Context: an optimization exercise on an open-source flow, tuned for small area, a short achievable clock period and few clock cycles per item. The choices shown serve that exercise and are no tape-out recipe. Function was checked by simulation only, so behaviour that the tests miss may differ from the original. The series may have gaps, and a smaller design here may also do less where the tests do not look.

--- config.mk ---
export PLATFORM = sky130hd
export DESIGN_NAME = pow5_pipelined_valid
export DESIGN_NICKNAME = pow5_pipelined_valid
export VERILOG_FILES = /design/flow/design.v
export SDC_FILE = /design/flow/constraint.sdc
export NUM_CORES = 4
export LEC_CHECK = 0
export CAP_MARGIN = 20
export CORE_MARGIN = 2
export CORE_UTILIZATION = 40
export SLEW_MARGIN = 20
--- design.v ---
module pow5_pipelined_valid
#(
  parameter DATA_WIDTH = 8
)
(
  input  logic                      clk_i,
  input  logic                      rst_i,
  input  logic [DATA_WIDTH-1:0]     pow_data_i,
  input  logic                      data_valid_i,
  output logic [(5*DATA_WIDTH)-1:0] pow_data_o,
  output logic                      data_valid_o
);
  logic [DATA_WIDTH-1:0] pow_input_ff;
  logic [(2*DATA_WIDTH)-1:0] pow_mul_stage_1;
  logic [(3*DATA_WIDTH)-1:0] pow_mul_stage_2;
  logic [(4*DATA_WIDTH)-1:0] pow_mul_stage_3;
  logic [(5*DATA_WIDTH)-1:0] pow_mul_stage_4;
  logic [(2*DATA_WIDTH)-1:0] pow_data_stage_1_ff;
  logic [(3*DATA_WIDTH)-1:0] pow_data_stage_2_ff;
  logic [(4*DATA_WIDTH)-1:0] pow_data_stage_3_ff;
  logic [DATA_WIDTH-1:0] pow_input_stage_1_ff;
  logic [DATA_WIDTH-1:0] pow_input_stage_2_ff;
  logic [DATA_WIDTH-1:0] pow_input_stage_3_ff;
  logic [(5*DATA_WIDTH)-1:0] pow_output_ff;
  logic input_valid_ff;
  logic data_valid_stage_1_ff;
  logic data_valid_stage_2_ff;
  logic data_valid_stage_3_ff;
  logic output_valid_ff;
  always_ff @ (posedge clk_i or posedge rst_i)
    if (rst_i)
      input_valid_ff <= '0;
    else
      input_valid_ff <= data_valid_i;
  always_ff @ (posedge clk_i or posedge rst_i)
    if (rst_i) begin
      data_valid_stage_1_ff <= '0;
      data_valid_stage_2_ff <= '0;
      data_valid_stage_3_ff <= '0;
    end
    else begin
      data_valid_stage_1_ff <= input_valid_ff;
      data_valid_stage_2_ff <= data_valid_stage_1_ff;
      data_valid_stage_3_ff <= data_valid_stage_2_ff;
    end
  always_ff @ (posedge clk_i or posedge rst_i)
    if (rst_i)
      output_valid_ff <= '0;
    else
      output_valid_ff <= data_valid_stage_3_ff;
  always_ff @ (posedge clk_i or posedge rst_i)
    if (rst_i)
      pow_input_ff <= '0;
    else
      pow_input_ff <= pow_data_i;
  always_ff @ (posedge clk_i or posedge rst_i)
    if (rst_i)
      pow_input_stage_1_ff <= '0;
    else
      pow_input_stage_1_ff <= pow_input_ff;
  always_ff @ (posedge clk_i or posedge rst_i)
    if (rst_i)
      pow_input_stage_2_ff <= '0;
    else
      pow_input_stage_2_ff <= pow_input_stage_1_ff;
  always_ff @ (posedge clk_i or posedge rst_i)
    if (rst_i)
      pow_input_stage_3_ff <= '0;
    else
      pow_input_stage_3_ff <= pow_input_stage_2_ff;
    assign pow_mul_stage_1 = pow_input_ff        * pow_input_ff;
    assign pow_mul_stage_2 = pow_data_stage_1_ff * pow_input_stage_1_ff;
    assign pow_mul_stage_3 = pow_data_stage_2_ff * pow_input_stage_2_ff;
    assign pow_mul_stage_4 = pow_data_stage_3_ff * pow_input_stage_3_ff;
  always_ff @ (posedge clk_i or posedge rst_i)
    if (rst_i)
      pow_data_stage_1_ff <= '0;
    else
      pow_data_stage_1_ff <= pow_mul_stage_1;
  always_ff @ (posedge clk_i or posedge rst_i)
    if (rst_i)
      pow_data_stage_2_ff <= '0;
    else
      pow_data_stage_2_ff <= pow_mul_stage_2;
  always_ff @ (posedge clk_i or posedge rst_i)
    if (rst_i)
      pow_data_stage_3_ff <= '0;
    else
      pow_data_stage_3_ff <= pow_mul_stage_3;
  always_ff @ (posedge clk_i or posedge rst_i)
    if (rst_i)
      pow_output_ff <= '0;
    else
      pow_output_ff <= pow_mul_stage_4;
  assign pow_data_o   = pow_output_ff;
  assign data_valid_o = output_valid_ff;
endmodule
--- run.sh ---
#!/bin/bash
# synth_recipe.tcl (not shown) runs the flow's synth.tcl, then flattens the netlist and writes it again
# the make line also repeats each setting of config.mk as NAME=value (left out here)
make -C /OpenROAD-flow-scripts/flow DESIGN_CONFIG=/design/flow/config.mk WORK_HOME=/design/flow/orfs CLKGATE_MAP_FILE= SYNTH_SCRIPT=/design/flow/synth_recipe.tcl finish
--- constraint.sdc ---
create_clock -name core_clock -period 5.5 [get_ports {clk_i}]
set_input_delay 1.1000 -clock core_clock [delete_from_list [all_inputs] [get_ports {clk_i}]]
set_output_delay 1.1000 -clock core_clock [all_outputs]
set_load 0.01 [all_outputs]
Figure 1. Routed metal per tile (run 1).
Scale bar: 50 um. The die is cut into 24 by 24 equal tiles; dark blue is low, red is high, scaled to the fullest tile. Values are wire area over tile area, all layers added.
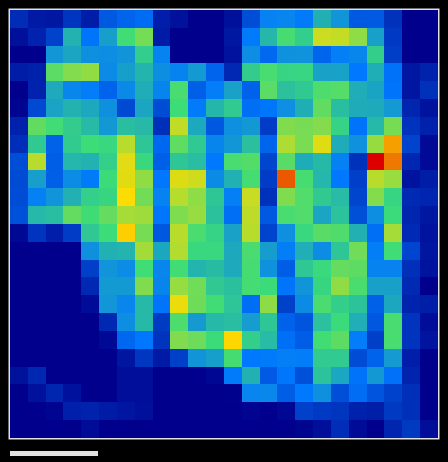
18% of the tiles are nearly empty. The emptiest ninth of the die: bottom left. The fullest tile reaches 0.48. The densest ninth of the die: middle. The mean over all tiles is 0.13. 18% of the tiles are over half the peak.
gr usage total: 18.0%
Via Count: 15500
total wire length: 49.4 mm
wire per inst: 15.8 um

Figure 2. Wires after detailed routing (run 1).
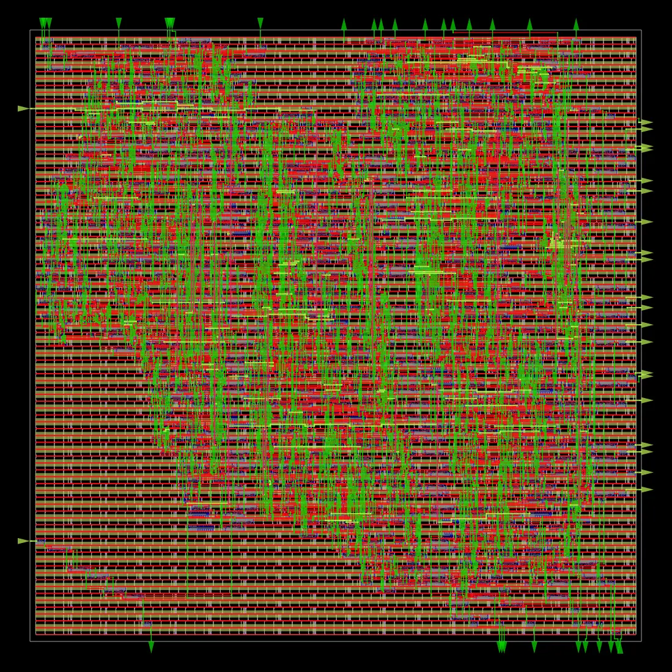
Top Metal Used: met4
met3 WL: 1.36 mm
met2 WL: 24.7 mm
WL met1: 21.9 mm

Figure 3. Register map, names as in the netlist (run 1).
Scale bar: 50 um. Other sequential cells in the stronger grey, the rest of the logic in the fainter grey.
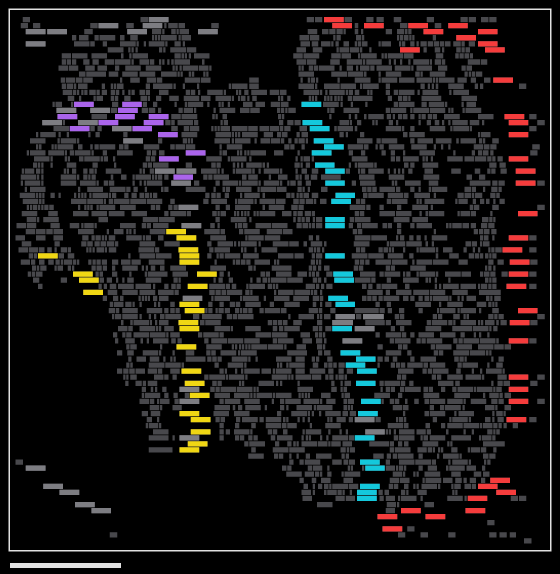
Key: pow_data_stage_2_ff = yellow [placed flops 24]; pow_output_ff = red [placed flops 40, where a vertical strip on the right]; pow_data_stage_1_ff = purple [placed flops 14, where top left]; pow_data_stage_3_ff = cyan [placed flops 32]
Final Core Density: 44.1%
sequential portion of the cell area: 14.6%

[run 1: layer usage]
layer | global-route usage, % | wire length (um) | vias up
met5 | 0 | 0 | -
met4 | 6.52 | 1370 | 0
met3 | 2.56 | 1360 | 77
met2 | 31.0 | 24700 | 248
met1 | 23.0 | 21900 | 7929
li1 | - | - | 7249
[run 1: what timing repair did]
action,in CTS,in global routing
endpoints found under the setup margin,0,5
buffers inserted,0,0
resized for setup,0,5
[run 1: worst max-delay path by stage]
stage / slack (ns) / cells after the start / startpoint / end
2_1_floorplan: 0.51 / 1 / rst_i / data_valid_stage_1_ff$_DFF_PP0_
3_3_place_gp: 0.25 / 18 / pow_input_stage_3_ff[2]$_DFF_PP0_ / pow_output_ff[39]$_DFF_PP0_
3_5_place_dp: 0.16 / 18 / pow_input_stage_3_ff[2]$_DFF_PP0_ / pow_output_ff[39]$_DFF_PP0_
4_1_cts: 0.15 / 17 / pow_input_stage_3_ff[4]$_DFF_PP0_ / pow_output_ff[37]$_DFF_PP0_
5_1_grt: 0.009 / 17 / pow_input_stage_3_ff[6]$_DFF_PP0_ / pow_output_ff[38]$_DFF_PP0_
6_report: 0.25 / 17 / pow_input_stage_2_ff[2]$_DFF_PP0_ / pow_data_stage_3_ff[30]$_DFF_PP0_
[run 1: cells in the final DEF (no fill, tap or decap), drive strengths merged, types with 4 or more instances in the layout]
| cell type | instances |
|---|---|
| nor2b | 13 |
| a2111oi | 4 |
| o21bai | 8 |
| a211oi | 7 |
| o21ai | 33 |
| nand2b | 8 |
| xnor2 | 66 |
| buf | 32 |
| nand3 | 13 |
| and3 | 9 |
| o211ai | 8 |
| nor3 | 16 |
| inv | 390 |
| o21a | 13 |
| nand2 | 227 |
| o31ai | 9 |
| fa | 416 |
| clkdlybuf4s50 | 51 |
| xor2 | 25 |
| a21oi | 75 |
| a21o | 41 |
| nand4 | 12 |
| a41oi | 5 |
| and2 | 418 |
| nor2 | 60 |
| ha | 186 |
| a31oi | 9 |
| dfrtp | 145 |
| clkbuf | 18 |
| or2 | 5 |
[run 1: stage by stage]
step           instances  hold slack [ns]
2_1_floorplan       2325            0.331
3_3_place_gp        3100            0.337
3_5_place_dp        3100            0.336
4_1_cts             3132            0.353
5_1_grt             3132            0.354
6_report            3132            0.348
[run 1: flip-flops by register name, indices dropped and copies added, names as in the netlist]
signal,flops
pow_data_stage_2_ff,24
data_valid_stage_1_ff,1
pow_input_stage_2_ff,7
data_valid_stage_2_ff,1
pow_input_stage_3_ff,7
pow_input_ff,8
input_valid_ff,1
pow_input_stage_1_ff,8
pow_data_stage_1_ff,14
pow_output_ff,40
output_valid_ff,1
pow_data_stage_3_ff,32
data_valid_stage_3_ff,1
[run 1: final cells by class]
type / count / area [um2] / share of cell area [%]
Clock inverter: 14 / 169 / 0.681
Sequential cell: 145 / 3630 / 14.6
Multi-Input combinational cell: 1733 / 17400 / 70.2
Clock buffer: 18 / 439 / 1.77
Tap cell: 756 / 946 / 3.81
Timing Repair Buffer: 83 / 763 / 3.08
Inverter: 383 / 1440 / 5.82
[run 1: logic make-up after synthesis]
| logic type | synth area share, % |
|---|---|
| other | 0.0331 |
| DFF | 16.0 |
| and+or+nand+nor | 18.6 |
| buffers and inverters | 7.50 |
| AOI/OAI and AO/OA | 7.31 |
| xor gates and xnor gates | 3.51 |
| adders and majority gates | 46.9 |
| muxes | 0.182 |
==> flow_summary.ini, run 1 <==
[layout]
fillCellCount = 5329
syn2layout_area_growth_pct = 9.17
nets = 2976

[yosys]
synthTopCellsByArea = fa_1 (37%), dfrtp_1 (16%), and2_1 (11%)
synth_cells = 2324
synthFlopType = dfrtp_1
synth_area_leader_cell = fa_1
synth_cell_types = 74
yosys.area.top_type_share_pct = 36.7
ys_seq_area_share_pct = 16.0

[route]
drt_pass1_iterations = 5
drcViolationCount = 0

[sta]
skew_ns = 0.0222
rsz0062_at_grt = no
drv_slew = 0
setup_ws_ns = 0.254
timing.fmax_mhz = 191
post-route-min-period_ns = 5.25
finalHoldViolations = 0

[clocking]
cts-hold-fix-buffers = 0
ctsLongestPathBuffers = 2

[global_routing]
overflow = 0
first_global_vias = 17100
grt_max_degree = 80

[critical_path]
r2r_end = pow_data_stage_3_ff[30]$_DFF_PP0_
critPathArrivalTime_ns = 5.62
reg2regPathDepth = 17
slowest_delay_ns = 0.57
path_cells = and2_1 > fa_1 > inv_1 > fa_1 > inv_1 > fa_1 > fa_1 > ha_1 > o21ai_0 > a211oi_1 > o31ai_1 > a21oi_1 > a21oi_1 > a221oi_1 > buf_4 > a311oi_1 > xnor2_1
end_kind = flip-flop
r2r_slack_ns = 0.25
critPathRequiredTime_ns = 5.87

[min_path]
whs_path_depth = 0
hp-start = data_valid_stage_1_ff$_DFF_PP0_

[floorplanning]
fp.dieW_um = 242
die_area_mm2 = 0.0587

[placement]
dp_slack_ns = 0.163
place_area_mm2 = 0.0242

[outcome]
status = timing/DRC/antenna clean
Testbench counts for the RTL of run 1, summed over its fixed seeds: cycles 16,032, items 16,000.
Figure 4. Gate-type map (run 1).
Scale bar: 50 um.
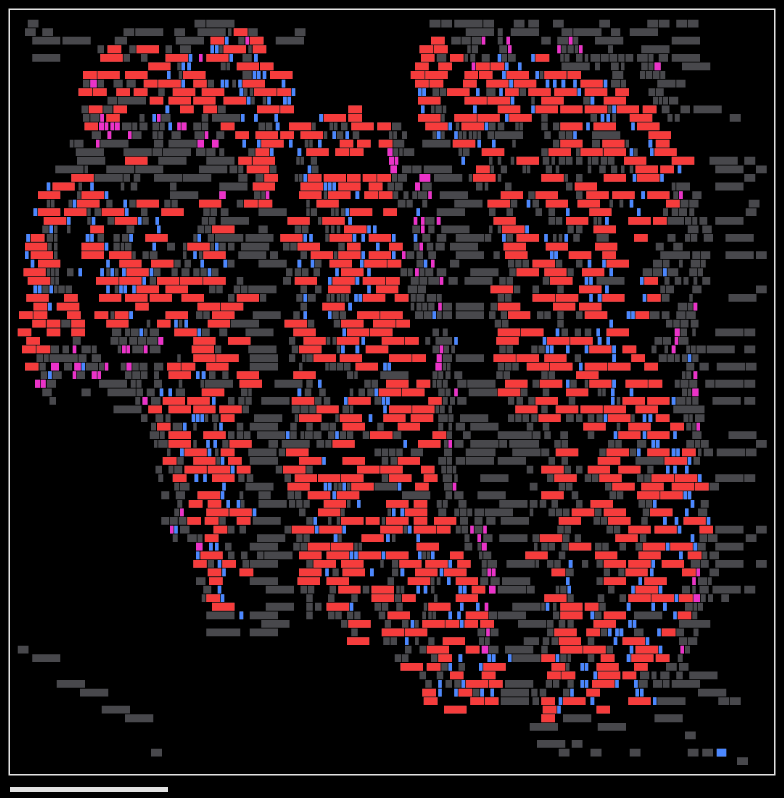

--- run 2: outline of the changes from run 1 ---
design.v: 97 -> 2095 lines; modules unchanged: 0
  pow5_pipelined_valid: edited, 97 -> 24 lines
  pow5_logic: new, 2071 lines
==> module pow5_pipelined_valid as of run 2 <==
module pow5_pipelined_valid
#(
  parameter DATA_WIDTH = 8
)
(
  input  logic                      clk_i,
  input  logic                      rst_i,
  input  logic [DATA_WIDTH-1:0]     pow_data_i,
  input  logic                      data_valid_i,
  output logic [(5*DATA_WIDTH)-1:0] pow_data_o,
  output logic                      data_valid_o
);
  logic                  valid_ff;
  logic [DATA_WIDTH-1:0] data_ff;
  always_ff @ (posedge clk_i or posedge rst_i)
    if (rst_i)
      valid_ff <= 1'b0;
    else
      valid_ff <= data_valid_i;
  always_ff @ (posedge clk_i)
    data_ff <= pow_data_i;
  pow5_logic u_pow5 (.x(data_ff), .y(pow_data_o));
  assign data_valid_o = valid_ff;
endmodule
--- a/config.mk
+++ b/config.mk
@@ -6,6 +6,7 @@
 export NUM_CORES = 4
 export LEC_CHECK = 0
+export ABC_AREA = 1
 export CAP_MARGIN = 20
 export CORE_MARGIN = 2
-export CORE_UTILIZATION = 40
+export CORE_UTILIZATION = 25
 export SLEW_MARGIN = 20
Figure 5. Gate-type map (run 2).
Scale bar: 50 um.
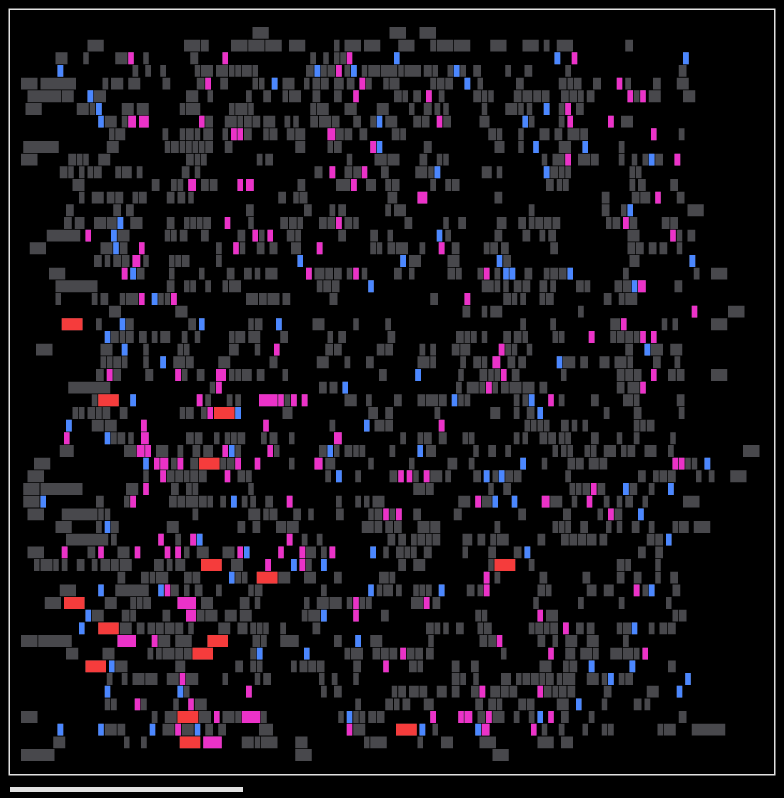
Key: inv cells = blue [cells 109, most used inv_1, where spread over the die]; fa/ha/maj cells = red [cells 15, most used ha_1]; nor cells = magenta [cells 160, most used nor2_1, where spread over the die]
most common cell after layout, fill and taps aside: nand2_1
multi-input combinational area share: 68.6%

Figure 6. Local utilization (run 2).
Scale bar: 50 um. The die is cut into 16 by 16 equal tiles; dark blue is low, red is high, 0 to 100% covered.
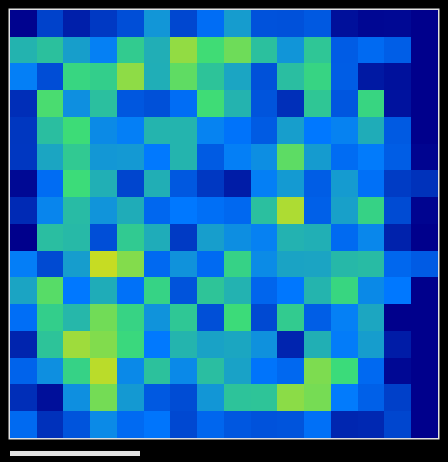
The mean over all tiles is 28%. The fullest tile reaches 68%. The emptiest ninth of the die: top right. 8.2% of the tiles are nearly empty.
Placeable Area: 0.0252 mm2
Initial Util: 25.4%
Final Core Density: 31.8%

Figure 7. Routed metal per tile (run 2).
Scale bar: 50 um. The die is cut into 33 by 33 equal tiles; dark blue is low, red is high, scaled to the fullest tile. Values are wire area over tile area, all layers added.
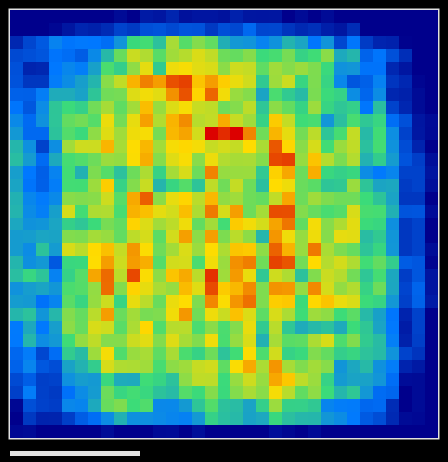
7.8% of the tiles are nearly empty. The emptiest ninth of the die: top right. The fullest tile reaches 1.2. The densest ninth of the die: middle. 48% of the tiles are over half the peak.
gr usage total: 54.9%
wire per inst: 41.4 um
total wire length: 75.1 mm

==> run 2 against run 1 <==
Now fails the layout checks on setup timing. Via count down 16%. Wire length up 52%. Worst setup slack got worse by 0.34 ns.
==> flow_summary.ini, run 2 <==
[route]
num_vias = 13000

[sta]
rsz0062_at_grt = no
finalSetupViolations = 1
setup_ws_ns = -0.0838
post-route-min-period_ns = 5.58

[placement]
dp_slack_ns = 0.803

[layout]
largestRegisters = data_ff: 8 flops, valid_ff: 1 flops
syn2layout_area_growth_pct = 25.1
nets = 1502
final_cell_mix = nand2_1 (488), nand3_1 (256), nor2_1 (136)
top_register = data_ff

[yosys]
ys_seq_area_share_pct = 2.89
synthFlopType = dfxtp_1
yosys.area.top_type_share_pct = 28.6
synth_cells = 1371

[outcome]
status = failed layout checks
violations = setup timing

[critical_path]
critPathRequiredTime_ns = 4.40
cp-endpoint = pow_data_o[29]
critPathArrivalTime_ns = 4.48

[global_routing]
grtUsageMet1_pct = 60.6
grt_max_degree = 45
grt_use_met3_pct = 34.2

[clocking]
cts-hold-fix-buffers = 0
ctsLongestPathBuffers = 2
Testbench counts for the RTL of run 2, summed over its fixed seeds: cycles 16,000, items 16,000.
[run 2: how the worst min path moves through the flow]
stage                         endpoint  slack (ns)  depth (start not counted)
floorplan           valid_ff$_DFF_PP0_        0.83                          1
global placement    valid_ff$_DFF_PP0_        1.24                          2
detailed placement  valid_ff$_DFF_PP0_        1.24                          2
CTS                 valid_ff$_DFF_PP0_        0.98                          2
global route        valid_ff$_DFF_PP0_        1.01                          2
finish              valid_ff$_DFF_PP0_        0.98                          2
[run 2: area by class of cell]
type / count / area (um2)
Fill cell: 3019 / 17200
Inverter: 109 / 409
Timing Repair Buffer: 169 / 1410
Multi-Input combinational cell: 1184 / 5490
Tap cell: 330 / 413
Sequential cell: 9 / 189
Clock buffer: 4 / 78.8
Antenna cell: 8 / 20.0
[run 2: through the flow]
stage          instances  TNS, ns
6_report            1813  -0.0838
5_1_grt             1805        0
4_1_cts             1805        0
3_5_place_dp        1801        0
3_3_place_gp        1801        0
2_1_floorplan       1371        0
[run 2: metal layers]
layer | share of wire [%] | vias up
met5 | 0.080 | -
met4 | 12 | 4
met3 | 19 | 607
met2 | 36 | 1697
met1 | 33 | 5844
li1 | - | 4824
[run 2: cell families (layout without fill, tap and decap cells)]
logic type,Yosys count,in the layout,synth area share [%]
flip-flops,9,9,2.89
buffers and inverters,178,282,11.4
AO/OA/AOI/OAI,219,219,19.1
other,0,8,0
adder cells (fa/ha/maj),15,15,2.93
AND/OR/NAND/NOR,948,948,63.4
XOR/XNOR,2,2,0.274
[run 2: worst max-delay path, stage by stage (launching register included)]
cell             delay (ns)
dfxtp_2                0.88
buf_4                  0.52
nor2_2                 0.22
inv_1                  0.53
nand2_1                0.28
nand2_1                0.36
nand2_1                0.14
nand2_1                0.13
nand3_1                0.12
nand3_1                0.10
nand2_1                0.25
nand2_1                0.14
nand2_1                0.06
clkdlybuf4s50_1        0.47

## static timing again, ports no longer ideal
In the flow no input, the clock included, has a driving cell. The finished layouts below were timed again as built, in two steps. Step 1: set_driving_cell puts a clkbuf_16 on clk_i and a buf_2 on each other input, an assumption about the parent block. Step 2 moves the port delays by t, midway between the first and last clock arrival at a register: inputs arrive t later, outputs are due t later. That takes back most of the time a late clock gives input paths. Three values: ideal, step 1, step 2; two values: the first two.
| run | t, ns | setup slack, ns | slew at the worst register clock pin (ns) |
|---|---|---|---|
| run 1 | 0.531 | 0.254 / 0.254 / 0.254 | 0.07 / 0.07 |
| run 2 | 0.277 | -0.084 / -0.113 / 0.164 | 0.05 / 0.05 |
